From an optimization exercise on the open Yosys and OpenROAD flow, aimed at small area; shortcuts taken in it are not production practice. In this exercise RTL edits were held to simulation tests only and were not proved equivalent to the original. Some runs may be left out. An edit can pass the tests and still lose a function that they never use. Power and IR drop assume default switching activity.

File: flow/design.v
`timescale 1ns / 1ps
module alu_32(
   input  [31:0] A_in,B_in,         
   input  [3:0]  ALU_Sel,           
   output [31:0] ALU_Out,           
   output reg    Carry_Out,
   output        Zero,              
   output reg    Overflow    
    );
reg [31:0] ALU_Result;
reg [32:0] temp;
reg [32:0] twos_com;  
assign ALU_Out = ALU_Result;  
assign Zero = (ALU_Result == 0);  
always @ (*)
    begin
        Overflow = 1'b0;
        Carry_Out = 1'b0;
        case ( ALU_Sel )
            4'b0000 :  
                ALU_Result = A_in & B_in ;
            4'b0001 :  
                ALU_Result = A_in | B_in ;
            4'b0010 :  
                begin
                    ALU_Result = $signed(A_in) + $signed(B_in);
                    temp = {1'b0, A_in} + {1'b0, B_in};
                    Carry_Out = temp[32];
                    if ((A_in[31] && B_in[31] && ~ALU_Out[31]) || 
                    (~A_in[31] && ~B_in[31] && ALU_Out[31]))
                        Overflow = 1'b1;
                    else
                        Overflow = 1'b0;
                end
            4'b0110:  
                begin
                    ALU_Result = $signed(A_in)- $signed (B_in) ;
                    twos_com = ~(B_in) + 1'b1;
                    if ((A_in[31] && twos_com[31] && ~ALU_Out[31]) ||
                    (~A_in[31] && ~twos_com[31] && ALU_Out[31]))
                        Overflow = 1'b1;
                    else
                        Overflow = 1'b0;
                end
            4'b0111:  
                ALU_Result = ($signed(A_in) < $signed(B_in)) ? 32'd1 : 32'd0;
            4'b1100:  
                ALU_Result = ~(A_in | B_in);
            4'b1111:  
                ALU_Result = (A_in == B_in) ? 32'd1 : 32'd0;
            default: ALU_Result = A_in + B_in;
        endcase
    end
endmodule 
`timescale 1 ns / 1 ps
module ALUController (
    ALUOp, Funct7, Funct3, Operation
    );
    input [1:0] ALUOp;
    input [6:0] Funct7;
    input [2:0] Funct3;
    output [3:0] Operation;
    assign Operation[0] = 
    ((Funct3 == 3'b110) || ((Funct3 == 3'b010) && (ALUOp[0] == 1'b0)))
    ? 1'b1 : 1'b0; 
    assign Operation[1] = ((Funct3 == 3'b000) || (Funct3 == 3'b010)) 
    ? 1'b1 : 1'b0; 
    assign Operation[2] = 
    ((Funct3 == 3'b100) || ((Funct3 == 3'b010) && (ALUOp[0] == 1'b0))
    || ((Funct3 == 3'b000) && (Funct7[5] == 1'b1))) ? 1'b1 : 1'b0; 
    assign Operation[3] = (Funct3 == 3'b100) ? 1'b1 : 1'b0; 
endmodule  
`timescale 1 ns / 1 ps
module Controller (
    Opcode,
    ALUSrc, MemtoReg, RegWrite, MemRead, MemWrite,
    ALUOp
    );
    input [6:0] Opcode;
    output ALUSrc, MemtoReg, RegWrite, MemRead, MemWrite;
    output [1:0] ALUOp;
    assign MemtoReg = (Opcode == 7'b0000011) ? 1'b1 : 1'b0; 
    assign MemWrite = (Opcode == 7'b0100011) ? 1'b1 : 1'b0; 
    assign MemRead = (Opcode == 7'b0000011) ? 1'b1 : 1'b0; 
    assign ALUSrc = ((Opcode == 7'b0000011) || (Opcode == 7'b0100011) || 
        (Opcode == 7'b0010011)) ? 1'b1 : 1'b0; 
    assign RegWrite = (Opcode == 7'b0100011) ? 1'b0 : 1'b1;
    assign ALUOp = ((Opcode == 7'b0000011) || (Opcode == 7'b0100011)) ? 2'b01 :  
        (Opcode == 7'b0010011) ? 2'b00 : (Opcode == 7'b0110011) ? 2'b10 : 2'b11;     
endmodule  
`timescale 1ns / 1ps
module FlipFlop(
   input  clk , reset,
   input  [7:0] d,
   output [7:0] q
   );
reg [7:0] temp_q;   
always @(posedge clk) 
    begin
         if(reset==1'b1)
            temp_q <= 1'b0;
         else
            temp_q <= d;   
    end  
assign q = temp_q;
endmodule  
`timescale 1ns / 1ps
module ImmGen(
    InstCode,
    ImmOut
    );
input [31:0] InstCode ;
output reg [31:0] ImmOut;
always @(InstCode)
    begin
        case (InstCode [6:0])
            7'b0000011:
                ImmOut= {InstCode[31] ? {20{1'b1}} : 20'b0, InstCode[31:20]};
            7'b0010011:
                ImmOut = {InstCode[31] ? {20{1'b1}} : 20'b0, InstCode[31:20]};
            7'b0100011:
                ImmOut = {InstCode[31] ? {20{1'b1}} : 20'b0, InstCode[31:25], InstCode[11:7]};
            7'b0010111:
                ImmOut = {InstCode[31:12], 12'b0};
            default:
                ImmOut = {32'b0};
        endcase
    end
endmodule
`timescale 1ns / 1ps
module MUX21 (
        D1 , D2 , S , Y
);
input S;
input [31:0] D1;
input [31:0] D2;
output [31:0] Y;
assign Y = S ? D2 : D1; 
endmodule 
`timescale 1ns / 1ps
module RegFile(
  input clk, reset, rg_wrt_en,
  input [4:0] rg_wrt_addr, 
  input [4:0] rg_rd_addr1,
  input [4:0] rg_rd_addr2, 
  input [31:0] rg_wrt_data,
  output wire [31:0] rg_rd_data1,
  output wire [31:0] rg_rd_data2
);
reg [31:0] register_file [31:0];
integer i;
always @(posedge clk or posedge reset) 
    begin
         if(reset==1'b1)  
            for(i = 0; i < 32; i = i + 1)
                begin
                    register_file[i] <= 32'h00000000;
                end
         else  
            if(rg_wrt_en==1'b1)  
                    register_file[rg_wrt_addr] <= rg_wrt_data;
    end  
assign rg_rd_data1 = register_file[rg_rd_addr1];
assign rg_rd_data2 = register_file[rg_rd_addr2];
endmodule  
module data_path #(
    parameter PC_W = 8,        
    parameter INS_W = 32,      
    parameter RF_ADDRESS = 5,  
    parameter DATA_W = 32,     
    parameter DM_ADDRESS = 9,  
    parameter ALU_CC_W = 4     
 )(
    input                  clk ,     
    input                  reset,    
    input                  reg_write,    
    input                  mem2reg,      
    input                  alu_src,      
    input                  mem_write,    
    input                  mem_read,     
    input  [ALU_CC_W-1:0]  alu_cc,       
    output          [6:0]  opcode,       
    output          [6:0]  funct7,       
    output          [2:0]  funct3,       
    output   [DATA_W-1:0]  alu_result,   
    output          [7:0]  inst_addr,    
    input   [INS_W-1:0]    inst_data,    
    output   [DATA_W-1:0]  dmem_wdata,   
    input    [DATA_W-1:0]  dmem_rdata    
 );
wire [7:0] PC; 
wire [7:0] PCPlus4; 
wire [31:0] Instruction; 
wire [4:0] rd_addr1_wire; 
wire [4:0] rd_addr2_wire; 
wire [4:0] wrt_addr_wire; 
wire [31:0] WriteBack_Data; 
wire [31:0] Reg1; 
wire [31:0] Reg2; 
wire [31:0] ExtImm; 
wire [31:0] SrcB; 
wire Carry_out; 
wire overflow; 
wire zero; 
wire [31:0] ALU_Result; 
wire [31:0] DataMem_read; 
FlipFlop ff(.clk(clk), .reset(reset), .d(PCPlus4), .q(PC));
assign PCPlus4 = PC + 4;
assign inst_addr = PC;
assign Instruction = inst_data;
assign rd_addr1_wire = Instruction[19:15];
assign rd_addr2_wire = Instruction[24:20];
assign wrt_addr_wire = Instruction[11:7];
assign opcode = Instruction[6:0];
assign funct3 = Instruction[14:12];
assign funct7 = Instruction[31:25];
RegFile rf(.clk(clk), .reset(reset), .rg_wrt_en(reg_write), .rg_wrt_addr(wrt_addr_wire), 
  .rg_rd_addr1(rd_addr1_wire), .rg_rd_addr2(rd_addr2_wire), 
  .rg_wrt_data(WriteBack_Data), .rg_rd_data1(Reg1), .rg_rd_data2(Reg2));
ImmGen ig(.InstCode(Instruction), .ImmOut(ExtImm));
MUX21 m1(.D1(Reg2), .D2(ExtImm), .S(alu_src), .Y(SrcB));
alu_32 a(.A_in(Reg1), .B_in(SrcB), .ALU_Sel(alu_cc), .ALU_Out(ALU_Result), 
.Carry_Out(Carry_out), .Zero(zero), .Overflow(overflow));
assign alu_result = ALU_Result;
assign dmem_wdata = Reg2;
assign DataMem_read = dmem_rdata;
MUX21 m2(.D1(ALU_Result), .D2(DataMem_read), .S(mem2reg), .Y(WriteBack_Data));
endmodule  
`timescale 1ns / 1ps
module processor
(
    input clk , reset ,
    output [7:0]  inst_addr,    
    input  [31:0] inst_data,    
    output        mem_read,     
    output        mem_write,    
    output [31:0] mem_wdata,    
    input  [31:0] mem_rdata,    
    output [31:0] Result
);
    wire [6:0] Op_code;
    wire ALU_Src;
    wire Mem_to_Reg;
    wire Reg_Write;
    wire Mem_Read;
    wire Mem_Write;
    wire [1:0] ALU_Op;
    wire [6:0] Funct_7;
    wire [2:0] Funct_3;
    wire [3:0] Operation;
    Controller controll(.Opcode(Op_code) , .ALUSrc(ALU_Src), .MemtoReg(Mem_to_Reg), 
    .RegWrite(Reg_Write), .MemRead(Mem_Read), .MemWrite(Mem_Write), .ALUOp(ALU_Op));
    ALUController ALU_controll(.ALUOp(ALU_Op), .Funct7(Funct_7), .Funct3(Funct_3), 
        .Operation(Operation));
    data_path dp(.clk(clk), .reset(reset), .reg_write(Reg_Write), .mem2reg(Mem_to_Reg),
    .alu_src(ALU_Src), .mem_write(Mem_Write), .mem_read(Mem_Read), .alu_cc(Operation),
    .opcode(Op_code), .funct7(Funct_7), .funct3(Funct_3), .alu_result(Result),
    .inst_addr(inst_addr), .inst_data(inst_data), .dmem_wdata(mem_wdata), .dmem_rdata(mem_rdata));
    assign mem_read = Mem_Read;
    assign mem_write = Mem_Write;
endmodule  
File: flow/run.sh
#!/bin/bash
# synth_recipe.tcl (not shown) runs the flow's synth.tcl, then flattens the netlist and writes it again
# the make line also repeats each setting of config.mk as NAME=value (left out here)
make -C /OpenROAD-flow-scripts/flow DESIGN_CONFIG=/design/flow/config.mk WORK_HOME=/design/flow/orfs CLKGATE_MAP_FILE= SYNTH_SCRIPT=/design/flow/synth_recipe.tcl finish
File: flow/config.mk
export PLATFORM = sky130hd
export DESIGN_NAME = processor
export DESIGN_NICKNAME = processor
export VERILOG_FILES = /design/flow/design.v
export SDC_FILE = /design/flow/constraint.sdc
export NUM_CORES = 4
export LEC_CHECK = 0
export ABC_CLOCK_PERIOD_IN_PS = 7000
export CAP_MARGIN = 20
export CORE_MARGIN = 2
export CORE_UTILIZATION = 30
export SETUP_SLACK_MARGIN = 0.2
export SLEW_MARGIN = 20
File: flow/constraint.sdc
create_clock -name core_clock -period 10.0 [get_ports {clk}]
set_input_delay 2.0000 -clock core_clock [delete_from_list [all_inputs] [get_ports {clk}]]
set_output_delay 2.0000 -clock core_clock [all_outputs]
set_load 0.01 [all_outputs]
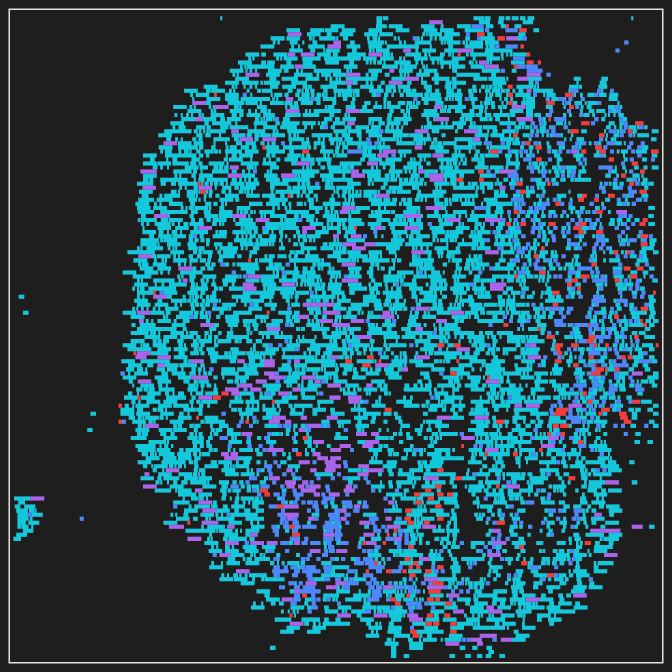
**Above:** run 1 (cell sizes after repair).
legend:
  _3 and _4 cells:
    color: blue
    cells: 844
  _0 and _1 cells:
    color: cyan
    cells: 5901
  _2 cells:
    color: red
    cells: 225
  _6 and larger:
    color: purple
    cells: 276
final worst slack: 0.2201 ns
synthesis-to-layout area growth: 26.36%
Final Instance Area: 0.07185 mm²

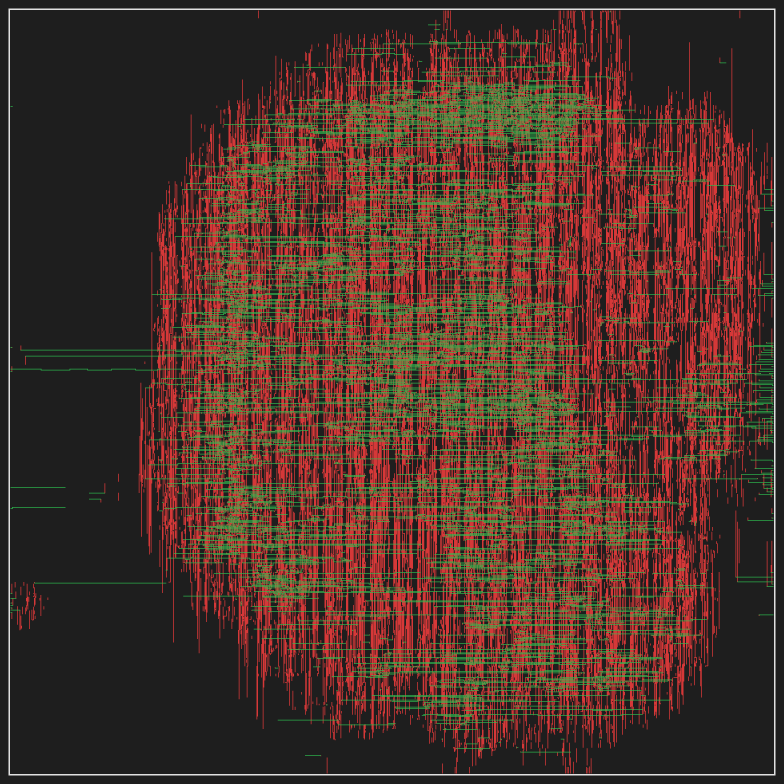
**Above:** run 1 (routed metal, one color a layer).
Two of the layers only.
legend:
  metal 2:
    color: red
    wire_length: 137 mm
  metal 3:
    color: green
    wire_length: 45.3 mm
average wire per cell in the routed design: 34.19 µm
vias post-DR: 61610
GRT Overall Usage: 0.3366
routed wire length: 333600 µm

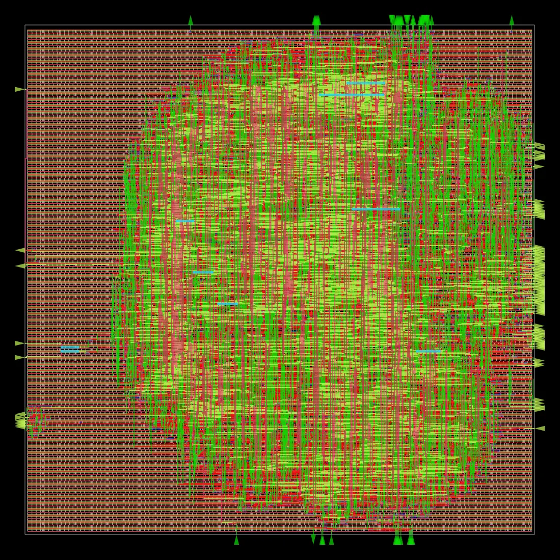
**Above:** run 1 (routing view).
routed wl met2: 137400 µm
routed length on met3: 45250 µm
uppermost signal routing layer after detailed routing: met5

==> impl_metrics.tcl, run 1 <==
set metrics [dict create \
    clockPowerShare 0.214 \
    synth_area_mm2 0.05686 \
    power.switching_mw 9.268 \
    post_cts.resized_instances 104 \
    kind_of_path_behind_the_tightest_hold_check "flop to flop" \
    max-cap-violations 0 \
    synth-xor-area-share 0.006623 \
    detailedRoute.firstIterationViolations 10070 \
    max-vdd-ir-drop_mv 0.1931 \
    grt.overflow.total 0 \
    inverters_excl_clock 109 \
    postSynthRegisterBits 1030 \
    outcome "timing/DRC/antenna clean" \
    layout_top_registers "dp.rf.register_file x1024, dp.ff.temp_q x6" \
    post_synth_main_area_contributors "dfrtp_1, a22oi_1, nand2_1" \
    kind_of_capture_point_of_the_worst_setup_path "primary output" \
    synth.top_cells.by_count "nand2_1, dfrtp_1, o21ai_0" \
    cp_slowest_stage_delay_ns 0.49 \
    dp_hpwl_um 212600 \
    synth.avg_cell_area_um2 8.511 \
    power_clock_mw 4.58 \
    grt.met1_usage 0.4078 \
    nWellTaps 2495 \
    timing.setup.critical_path_class "input port to primary output" \
    global_route.usage.met3 0.1242 \
    grtUsageMet2 0.4927 \
    detailedRoute.firstPassIterationCount 17 \
    post_synth_fa_ha_maj_area_fraction 0.02095 \
    design_power_total_mw 21.40 \
    final_layout_size_suffix_gt1_frac 0.1856 \
    worst_setup_path_startpoint "inst_data[16]" \
    number_of_gates_on_the_worst_path_with_buffers_counted 26 \
    ys_dominant_reg_cell "dfrtp_1" \
    largestClassByArea "multi-input gates" \
    floorplan.die_area_mm2 0.1930 \
    rrSetupSlack_ns 4.24 \
    required_ns 8.00 \
    registers.top_by_ff_count "dp.rf.register_file" \
    fraction_of_area_in_registers 0.3583 \
    cts.hold.buffers_added 0 \
    timing.critical_path.max_delay_family "buffers and inverters" \
    placed_area_mm2 0.06658 \
    die_h_um 439.4 \
    arrival_ns 7.78 \
    timing.setup.tns_ns 0 \
    starting_density 0.3025 \
    utilization 0.3822 \
    startpoint_type "input port" \
    ys_warn_count 5 \
    layout.cells.most_common "nand2_1" \
    r2r-end "dp.rf.register_file[19][26]$_DFFE_PP0P_" \
    clkbuf_count 161 \
    setup_repair_after_global_routing_missed_its_margin "true" \
    slew_of_the_pin_with_the_lowest_slew_margin_ns 1.255 \
    multi_input_cells 4940 \
    number_of_buffers_inserted_to_repair_setup_after_cts 12 \
    finalNonFillerCells 9757 \
    globalplace.congestion 1.009 \
    most_frequent_cell_after_synthesis "nand2_1" \
    synth_compound_area_frac 0.2783 \
    async_s_r_ff_share_synth 0.9942 \
    numSequentialCells 1030 \
    hold_viol 0 \
    r2r_cells 30 \
    synth_top_cell_by_area "dfrtp_1" \
    grt_start_max_net_pins 165 \
    p_per_area_mw_per_mm2 297.8 \
    fmax_mhz 102.3 \
    final_period_minus_worst_setup_slack_ns 9.780 \
    top_usage_layer "met2" \
    leakagePower_nw 32.31 \
    dp.cells 9499 \
    comb_power_share 0.420 \
    num-nets-final 7308 \
    port_buffers 137 \
    worst_hold_path.num_cells 1 \
    antenna_found_initial 16 \
    antenna-diode-count 16 \
    netlist.area_leader.share 0.4506 \
    n_all_buffers 951 \
    first_global_vias 58260 \
    synth_enable_flop_cells 0 \
    min-delay-start "dp.ff.temp_q[2]$_SDFF_PP0_" \
    drcViolationCount 0 \
    most-common-layout-cells "nand2_1, dfrtp_1, o21ai_0, a22oi_1, buf_4" \
    number_of_cts_inserted_buffers 116 \
    crit_fanout 17 \
    maxSlewViolCount 0 \
    ctsHtreeMaxLevel 3 \
    ioPinCount 140 \
    fin_crit_sh 0.9780 \
    grt_pass1_wl_um 461300 \
    intPower_mw 12.13 \
    worstPathBufferInverterCount 8 \
    die_x_um 439.4 \
    detail_route_antenna_nets 0 \
    post_drt_via_cell_ratio 6.315 \
    crit_slowest_cell "clkdlybuf4s50_1" \
    maxSlewHeadroom 0.1636 \
    floorplan.rows 159 \
    timing.final.setup_violations 0 \
    worstHoldEndpoint "dp.ff.temp_q[2]$_SDFF_PP0_" \
    insertion_delay_ns 0.83 \
    maximum_count_of_clock_buffers_along_a_single_path 3 \
    multi_input_area_share 0.4156 \
    cts.sinks 1030 \
    final.setup_skew_ns 0.09689 \
    filler_cell_count 18910 \
    timing.critical_path.mode_cell "buf_4" \
    largest_family_of_logic_cells_by_synthesized_area "compound AO/OA/AOI/OAI gates" \
    core_area_mm2 0.1880 \
    cts_tree "built" \
    powerComb_mw 8.99 \
    clkTransAtPathRegs_ns 0.05 \
    largest_register_ff_count 1024 \
    ys_seq_area_frac 0.4527 \
    maxPowerGroup "combinational logic" \
    final-clk-cell-share 0.05630 \
    cts_root_buffer "clkbuf_16" \
    power.share.switching 0.4331 \
    whs_ns 0.4585 \
    synth_cell_types 102 \
    routedLengthMet1_um 120100 \
    multi_input_logic_area_mm2 0.02986 \
    post-place-ws_ns -0.8679 \
    register_area_mm2 0.02574 \
    crit_path_end "Result[30]" \
    post_synth_mux_area_share 0.01397 \
    pg_seq_mw 7.83 \
    nonClkBufAreaFrac 0.1201 \
    synthSimpleGateAreaFrac 0.1783 \
    pwr-share-seq 0.366 \
    cells_after_synthesis 6681 \
    worstReg2RegStart "dp.rf.register_file[26][0]$_DFFE_PP0P_" \
]
==> run 2, diff against run 1 <==
==> flow/design.v (replaced) <==
`timescale 1ns / 1ps
module ao22 (input a1, a2, b1, b2, output y);
  assign y = (a1 & a2) | (b1 & b2);
endmodule
module aoi222 (input a1, a2, b1, b2, c1, c2, output y);
  assign y = ~((a1 & a2) | (b1 & b2) | (c1 & c2));
endmodule
module aoi22 (input a1, a2, b1, b2, output y);
  assign y = ~((a1 & a2) | (b1 & b2));
endmodule
module rdmux32 (input [31:0] sel, input [31:0] d, output y_n);
  wire [10:0] t;
  genvar k;
  generate
    for (k = 0; k < 10; k = k + 1) begin : g3
      aoi222 u (.a1(sel[3*k]), .a2(d[3*k]), .b1(sel[3*k+1]), .b2(d[3*k+1]),
                .c1(sel[3*k+2]), .c2(d[3*k+2]), .y(t[k]));
    end
  endgenerate
  aoi22 u10 (.a1(sel[30]), .a2(d[30]), .b1(sel[31]), .b2(d[31]), .y(t[10]));
  assign y_n = ~(~&t[3:0] | ~&t[7:4] | ~&t[10:8]);
endmodule
`timescale 1ns / 1ps
module RegFile(
  input         clk, reset, rg_wrt_en,
  input  [4:0]  rg_wrt_addr,
  input  [4:0]  rg_rd_addr1,
  input  [4:0]  rg_rd_addr2,
  input  [31:0] rg_wrt_data,
  output [31:0] rg_rd_data1,
  output [31:0] rg_rd_data2
);
reg  [1023:0] q;        
reg  [31:0]   valid;
wire [1023:0] d;
wire [31:0]   we, sel1, sel2, rd1_n, rd2_n;
genvar r, b;
generate
  for (r = 0; r < 32; r = r + 1) begin : row
    assign we[r]   = rg_wrt_en & (rg_wrt_addr == r);
    assign sel1[r] = valid[r] & (rg_rd_addr1 == r);
    assign sel2[r] = valid[r] & (rg_rd_addr2 == r);
    for (b = 0; b < 32; b = b + 1) begin : bt
      ao22 w (.a1(we[r]), .a2(rg_wrt_data[b]), .b1(~we[r]), .b2(q[32*r+b]),
              .y(d[32*r+b]));
    end
  end
  for (b = 0; b < 32; b = b + 1) begin : col
    wire [31:0] c;
    for (r = 0; r < 32; r = r + 1) begin : cr
      assign c[r] = q[32*r+b];
    end
    rdmux32 m1 (.sel(sel1), .d(c), .y_n(rd1_n[b]));
    rdmux32 m2 (.sel(sel2), .d(c), .y_n(rd2_n[b]));
  end
endgenerate
always @(posedge clk)
  q <= d;
always @(posedge clk or posedge reset)
  if (reset) valid <= 32'b0;
  else       valid <= valid | we;
assign rg_rd_data1 = ~rd1_n;
assign rg_rd_data2 = ~rd2_n;
endmodule
`timescale 1ns / 1ps
module processor
(
    input clk , reset ,
    output [7:0]  inst_addr,    
    input  [31:0] inst_data,    
    output        mem_read,     
    output        mem_write,    
    output [31:0] mem_wdata,    
    input  [31:0] mem_rdata,    
    output [31:0] Result
);
reg [5:0] pc;
always @(posedge clk)
  if (reset) pc <= 6'd0;
  else       pc <= pc + 6'd1;
assign inst_addr = {pc, 2'b00};
wire [6:0] opcode = inst_data[6:0];
wire [2:0] f3     = inst_data[14:12];
wire is_load  = (opcode == 7'b0000011);
wire is_store = (opcode == 7'b0100011);
wire is_opimm = (opcode == 7'b0010011);
wire is_op    = (opcode == 7'b0110011);
assign mem_read  = is_load;
assign mem_write = is_store;
wire [31:0] rs1v, rs2v;
wire [31:0] wb = is_load ? mem_rdata : Result;
RegFile rf(.clk(clk), .reset(reset), .rg_wrt_en(~is_store),
  .rg_wrt_addr(inst_data[11:7]), .rg_rd_addr1(inst_data[19:15]),
  .rg_rd_addr2(inst_data[24:20]), .rg_wrt_data(wb),
  .rg_rd_data1(rs1v), .rg_rd_data2(rs2v));
assign mem_wdata = rs2v;
wire [31:0] immI = {{20{inst_data[31]}}, inst_data[31:20]};
wire [31:0] immS = {{20{inst_data[31]}}, inst_data[31:25], inst_data[11:7]};
wire [31:0] B = is_store ? immS : (is_load | is_opimm) ? immI : rs2v;
wire slt = (f3 == 3'b010) & (is_op | is_opimm);
wire sub = ((f3 == 3'b000) & inst_data[30]) | slt;
wire [31:0] sum = rs1v + (B ^ {32{sub}}) + {31'b0, sub};
wire lt = (rs1v[31] ^ B[31]) ? rs1v[31] : sum[31];
reg [31:0] res;
always @(*) begin
  case (f3)
    3'b000: res = sum;
    3'b010: res = slt ? {31'b0, lt} : sum;
    3'b110: res = rs1v | B;
    3'b100: res = ~(rs1v | B);
    default: res = rs1v & B;
  endcase
end
assign Result = res;
endmodule
--- a/flow/config.mk
+++ b/flow/config.mk
@@ -11,3 +11,4 @@
 export CORE_UTILIZATION = 30
 export SETUP_SLACK_MARGIN = 0.2
 export SLEW_MARGIN = 20
+export SYNTH_HIERARCHICAL = 1
==> run 2 against run 1 <==
  * Worst setup slack lost 0.056 ns
  * Synthesized area shrank 21%
  * Critical path depth shrank 7
  * Clock skew shrank 0.033 ns
  * Global-route usage shrank 5.8 points
  * Count of clock-buffer cells in the layout shrank 3
  * Cell count shrank 31%
  * Still clean on timing, DRC and antenna
  * Register-to-register slack lost 0.48 ns
  * Worst hold slack gained 0.0057 ns
  * Critical path type unchanged
  * Routed wire length shrank 32%
  * Largest power group is now sequential cells
  * Via count shrank 24%
==> impl_metrics.tcl, run 2 <==
set metrics [dict create \
    clkTransAtPathRegs_ns 0.05 \
    rrSetupSlack_ns 3.76 \
    dp.cells 6484 \
    power.switching_mw 4.240 \
    most-common-layout-cells "dfxtp_1, a22o_1, a222oi_1, buf_4, nand4_1" \
    multi_input_cells 2764 \
    fraction_of_area_in_registers 0.3787 \
    floorplan.rows 142 \
    final-clk-cell-share 0.06565 \
    filler_cell_count 14670 \
    timing.setup.tns_ns 0 \
    max-cap-violations 0 \
    number_of_cts_inserted_buffers 108 \
    maximum_count_of_clock_buffers_along_a_single_path 3 \
    timing.critical_path.max_delay_family "simple AND/OR/NAND/NOR gates" \
    placed_area_mm2 0.05270 \
    cts_tree "built" \
    worstHoldEndpoint "pc[0]$_SDFF_PP0_" \
    final_layout_size_suffix_gt1_frac 0.1914 \
    largest_family_of_logic_cells_by_synthesized_area "compound AO/OA/AOI/OAI gates" \
    num-nets-final 4683 \
    grtUsageMet2 0.4009 \
    synth_cell_types 82 \
    maxSlewViolCount 0 \
    die_h_um 392.1 \
    first_global_vias 43490 \
    die_x_um 392.1 \
    antenna-diode-count 1 \
    synthSimpleGateAreaFrac 0.08234 \
    netlist.area_leader.share 0.4564 \
    number_of_gates_on_the_worst_path_with_buffers_counted 19 \
    detailedRoute.firstPassIterationCount 14 \
    met2_wirelength_um 93420 \
    synth_enable_flop_cells 0 \
    post_synth_fa_ha_maj_area_fraction 0.009860 \
    insertion_delay_ns 0.78 \
    power_clock_mw 4.27 \
    maxSlewHeadroom 0.1737 \
    synth_area_mm2 0.04518 \
    detailedRoute.firstIterationViolations 12040 \
    globalplace.congestion 0.9812 \
    arrival_ns 7.84 \
    layout_top_registers "rf.q x1024, rf.valid x32, pc x6" \
    ioPinCount 140 \
    fmax_mhz 101.7 \
    synth-xor-area-share 0.01640 \
    post_synth_main_area_contributors "dfxtp_1, a22o_1, a222oi_1" \
    drt-total-wl_um 225800 \
    numSequentialCells 1062 \
    registers.top_by_ff_count "rf.q" \
    starting_density 0.3020 \
    kind_of_capture_point_of_the_worst_setup_path "primary output" \
    grt.met1_usage 0.3668 \
    ys_seq_area_frac 0.4742 \
    worst_hold_path.num_cells 1 \
    maxPowerGroup "sequential cells" \
    fin_crit_sh 0.9836 \
    dp_hpwl_um 145200 \
    synth_top_cell_by_area "dfxtp_1" \
    setup_repair_after_global_routing_missed_its_margin "true" \
    comb_power_share 0.220 \
    multi_input_area_share 0.4187 \
    timing.final.setup_violations 0 \
    postSynthRegisterBits 1062 \
    core_area_mm2 0.1496 \
    final_period_minus_worst_setup_slack_ns 9.836 \
    final.setup_skew_ns 0.06380 \
    pg_seq_mw 5.91 \
    intPower_mw 8.813 \
    whs_ns 0.4642 \
    r2r-end "rf.q[351]$_DFF_P_" \
    global_route.usage.met3 0.08410 \
    cts.sinks 1062 \
    p_per_area_mw_per_mm2 230.8 \
    post_synth_mux_area_share 0.007284 \
    r2r_cells 26 \
    cp_slowest_stage_delay_ns 0.57 \
    async_s_r_ff_share_synth 0.03013 \
    nWellTaps 2016 \
    grt_pass1_wl_um 316300 \
    crit_path_end "Result[25]" \
    number_of_buffers_inserted_to_repair_setup_after_cts 0 \
    clkbuf_count 158 \
    most_frequent_cell_after_synthesis "dfxtp_1" \
    worstReg2RegStart "rf.valid[24]$_DFF_PP0_" \
    crit_fanout 14 \
    slew_of_the_pin_with_the_lowest_slew_margin_ns 1.237 \
    finalNonFillerCells 6689 \
    synth_compound_area_frac 0.3972 \
    utilization 0.3781 \
    design_power_total_mw 13.05 \
    worstPathBufferInverterCount 5 \
    synth.avg_cell_area_um2 11.38 \
    synth.top_cells.by_count "dfxtp_1, a22o_1, a222oi_1" \
    drcViolationCount 0 \
    cells_after_synthesis 3969 \
    ys_warn_count 8 \
    hold_viol 0 \
    worst_setup_path_startpoint "inst_data[16]" \
    outcome "timing/DRC/antenna clean" \
    multi_input_logic_area_mm2 0.02368 \
    timing.setup.critical_path_class "input port to primary output" \
    grt_start_max_net_pins 42 \
    leakagePower_nw 22.53 \
    ctsHtreeMaxLevel 3 \
    post_drt_via_cell_ratio 6.981 \
    largestClassByArea "multi-input gates" \
    ys_dominant_reg_cell "dfxtp_1" \
    inverters_excl_clock 84 \
    required_ns 8.00 \
    antenna_found_initial 15 \
    nonClkBufAreaFrac 0.08677 \
    largest_register_ff_count 1024 \
    clockPowerShare 0.327 \
]
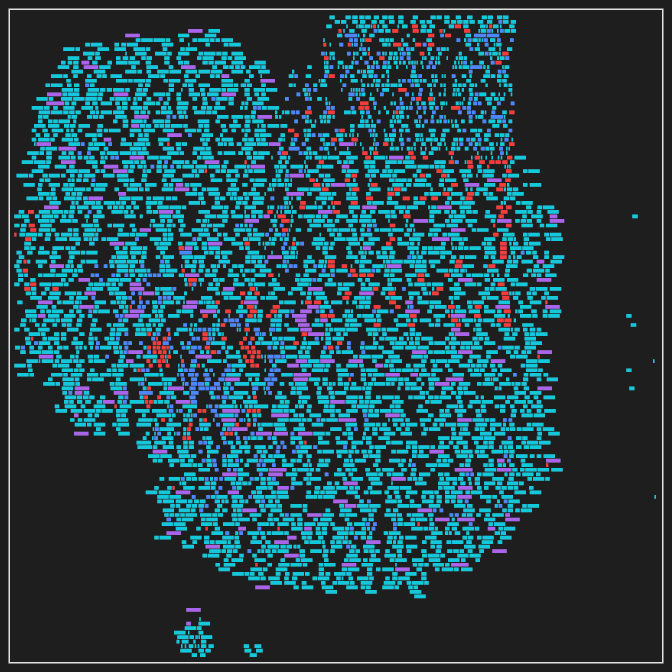
**Above:** run 2 (cell sizes after repair).
legend:
  _0 and _1 cells:
    color: cyan
    cells: 3778
  _6 and larger:
    color: purple
    cells: 175
  _3 and _4 cells:
    color: blue
    cells: 446
  _2 cells:
    color: red
    cells: 273
synthesis-to-layout area growth: 25.21%
final worst slack: 0.1642 ns
Final Instance Area: 0.05657 mm²
Plain + repair buffers: 562

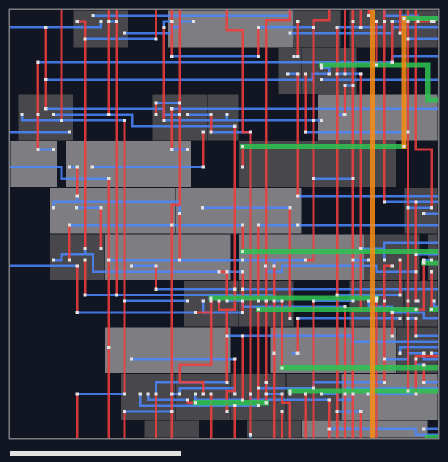
**Above:** run 2 (layout detail).
Scale bar: 10 µm. Region (86, 86) to (111, 111) µm. Cells in gray, sequential cells in the stronger gray; small squares are vias.
legend:
  metal 1:
    color: blue
  metal 3:
    color: green
  metal 4:
    color: orange
  metal 2:
    color: red
most frequent: a22o_1 (15), dfxtp_1 (10)
cells with their middle in the window: 32
sequential cells in the window: 10
netlist names of flops here include: rf.q (10)

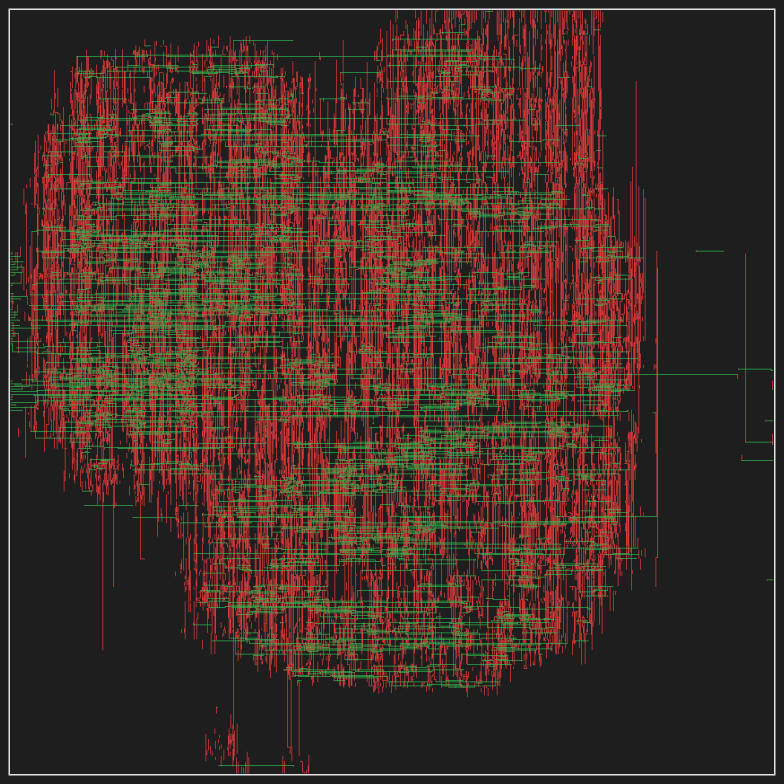
**Above:** run 2 (routed metal, one color a layer).
Two of the layers only.
legend:
  metal 3:
    color: green
    wire_length: 31.9 mm
  metal 2:
    color: red
    wire_length: 93.4 mm
vias post-DR: 46690
average wire per cell in the routed design: 33.76 µm

what the ideal ports hide:
In the flow no input, the clock included, has a driving cell. The finished layouts below were timed again as built, in two steps.
Step 1 (the two cells are an assumption about what drives the block):
set clk [get_ports {clk}]
set_driving_cell -lib_cell sky130_fd_sc_hd__clkbuf_16 $clk
set_driving_cell -lib_cell sky130_fd_sc_hd__buf_2 [delete_from_list [all_inputs] $clk]
Step 2 moves the port delays by t, midway between the first and last clock arrival at a register: inputs arrive t later, outputs are due t later. That takes back most of the time a late clock gives input paths.
a / b / c = ideal / step 1 / step 2; a / b = the first two.
| run | shift t [ns] | setup slack, ns | hold slack, ns | clock arrival spread, ns | worst register clock-pin slew, ns |
|---|---|---|---|---|---|
| run 1 | 0.856 | 0.220 / 0.181 / 0.181 | 0.459 / 0.459 / 0.459 | 0.097 / 0.096 | 0.07 / 0.07 |
| run 2 | 0.818 | 0.164 / 0.141 / 0.141 | 0.464 / 0.464 / 0.464 | 0.063 / 0.064 | 0.07 / 0.07 |
After both steps every run listed still meets setup and hold. The setup slack of run 1, which loses most, moves by -0.039 ns with the drivers and by -0.039 ns with both steps.
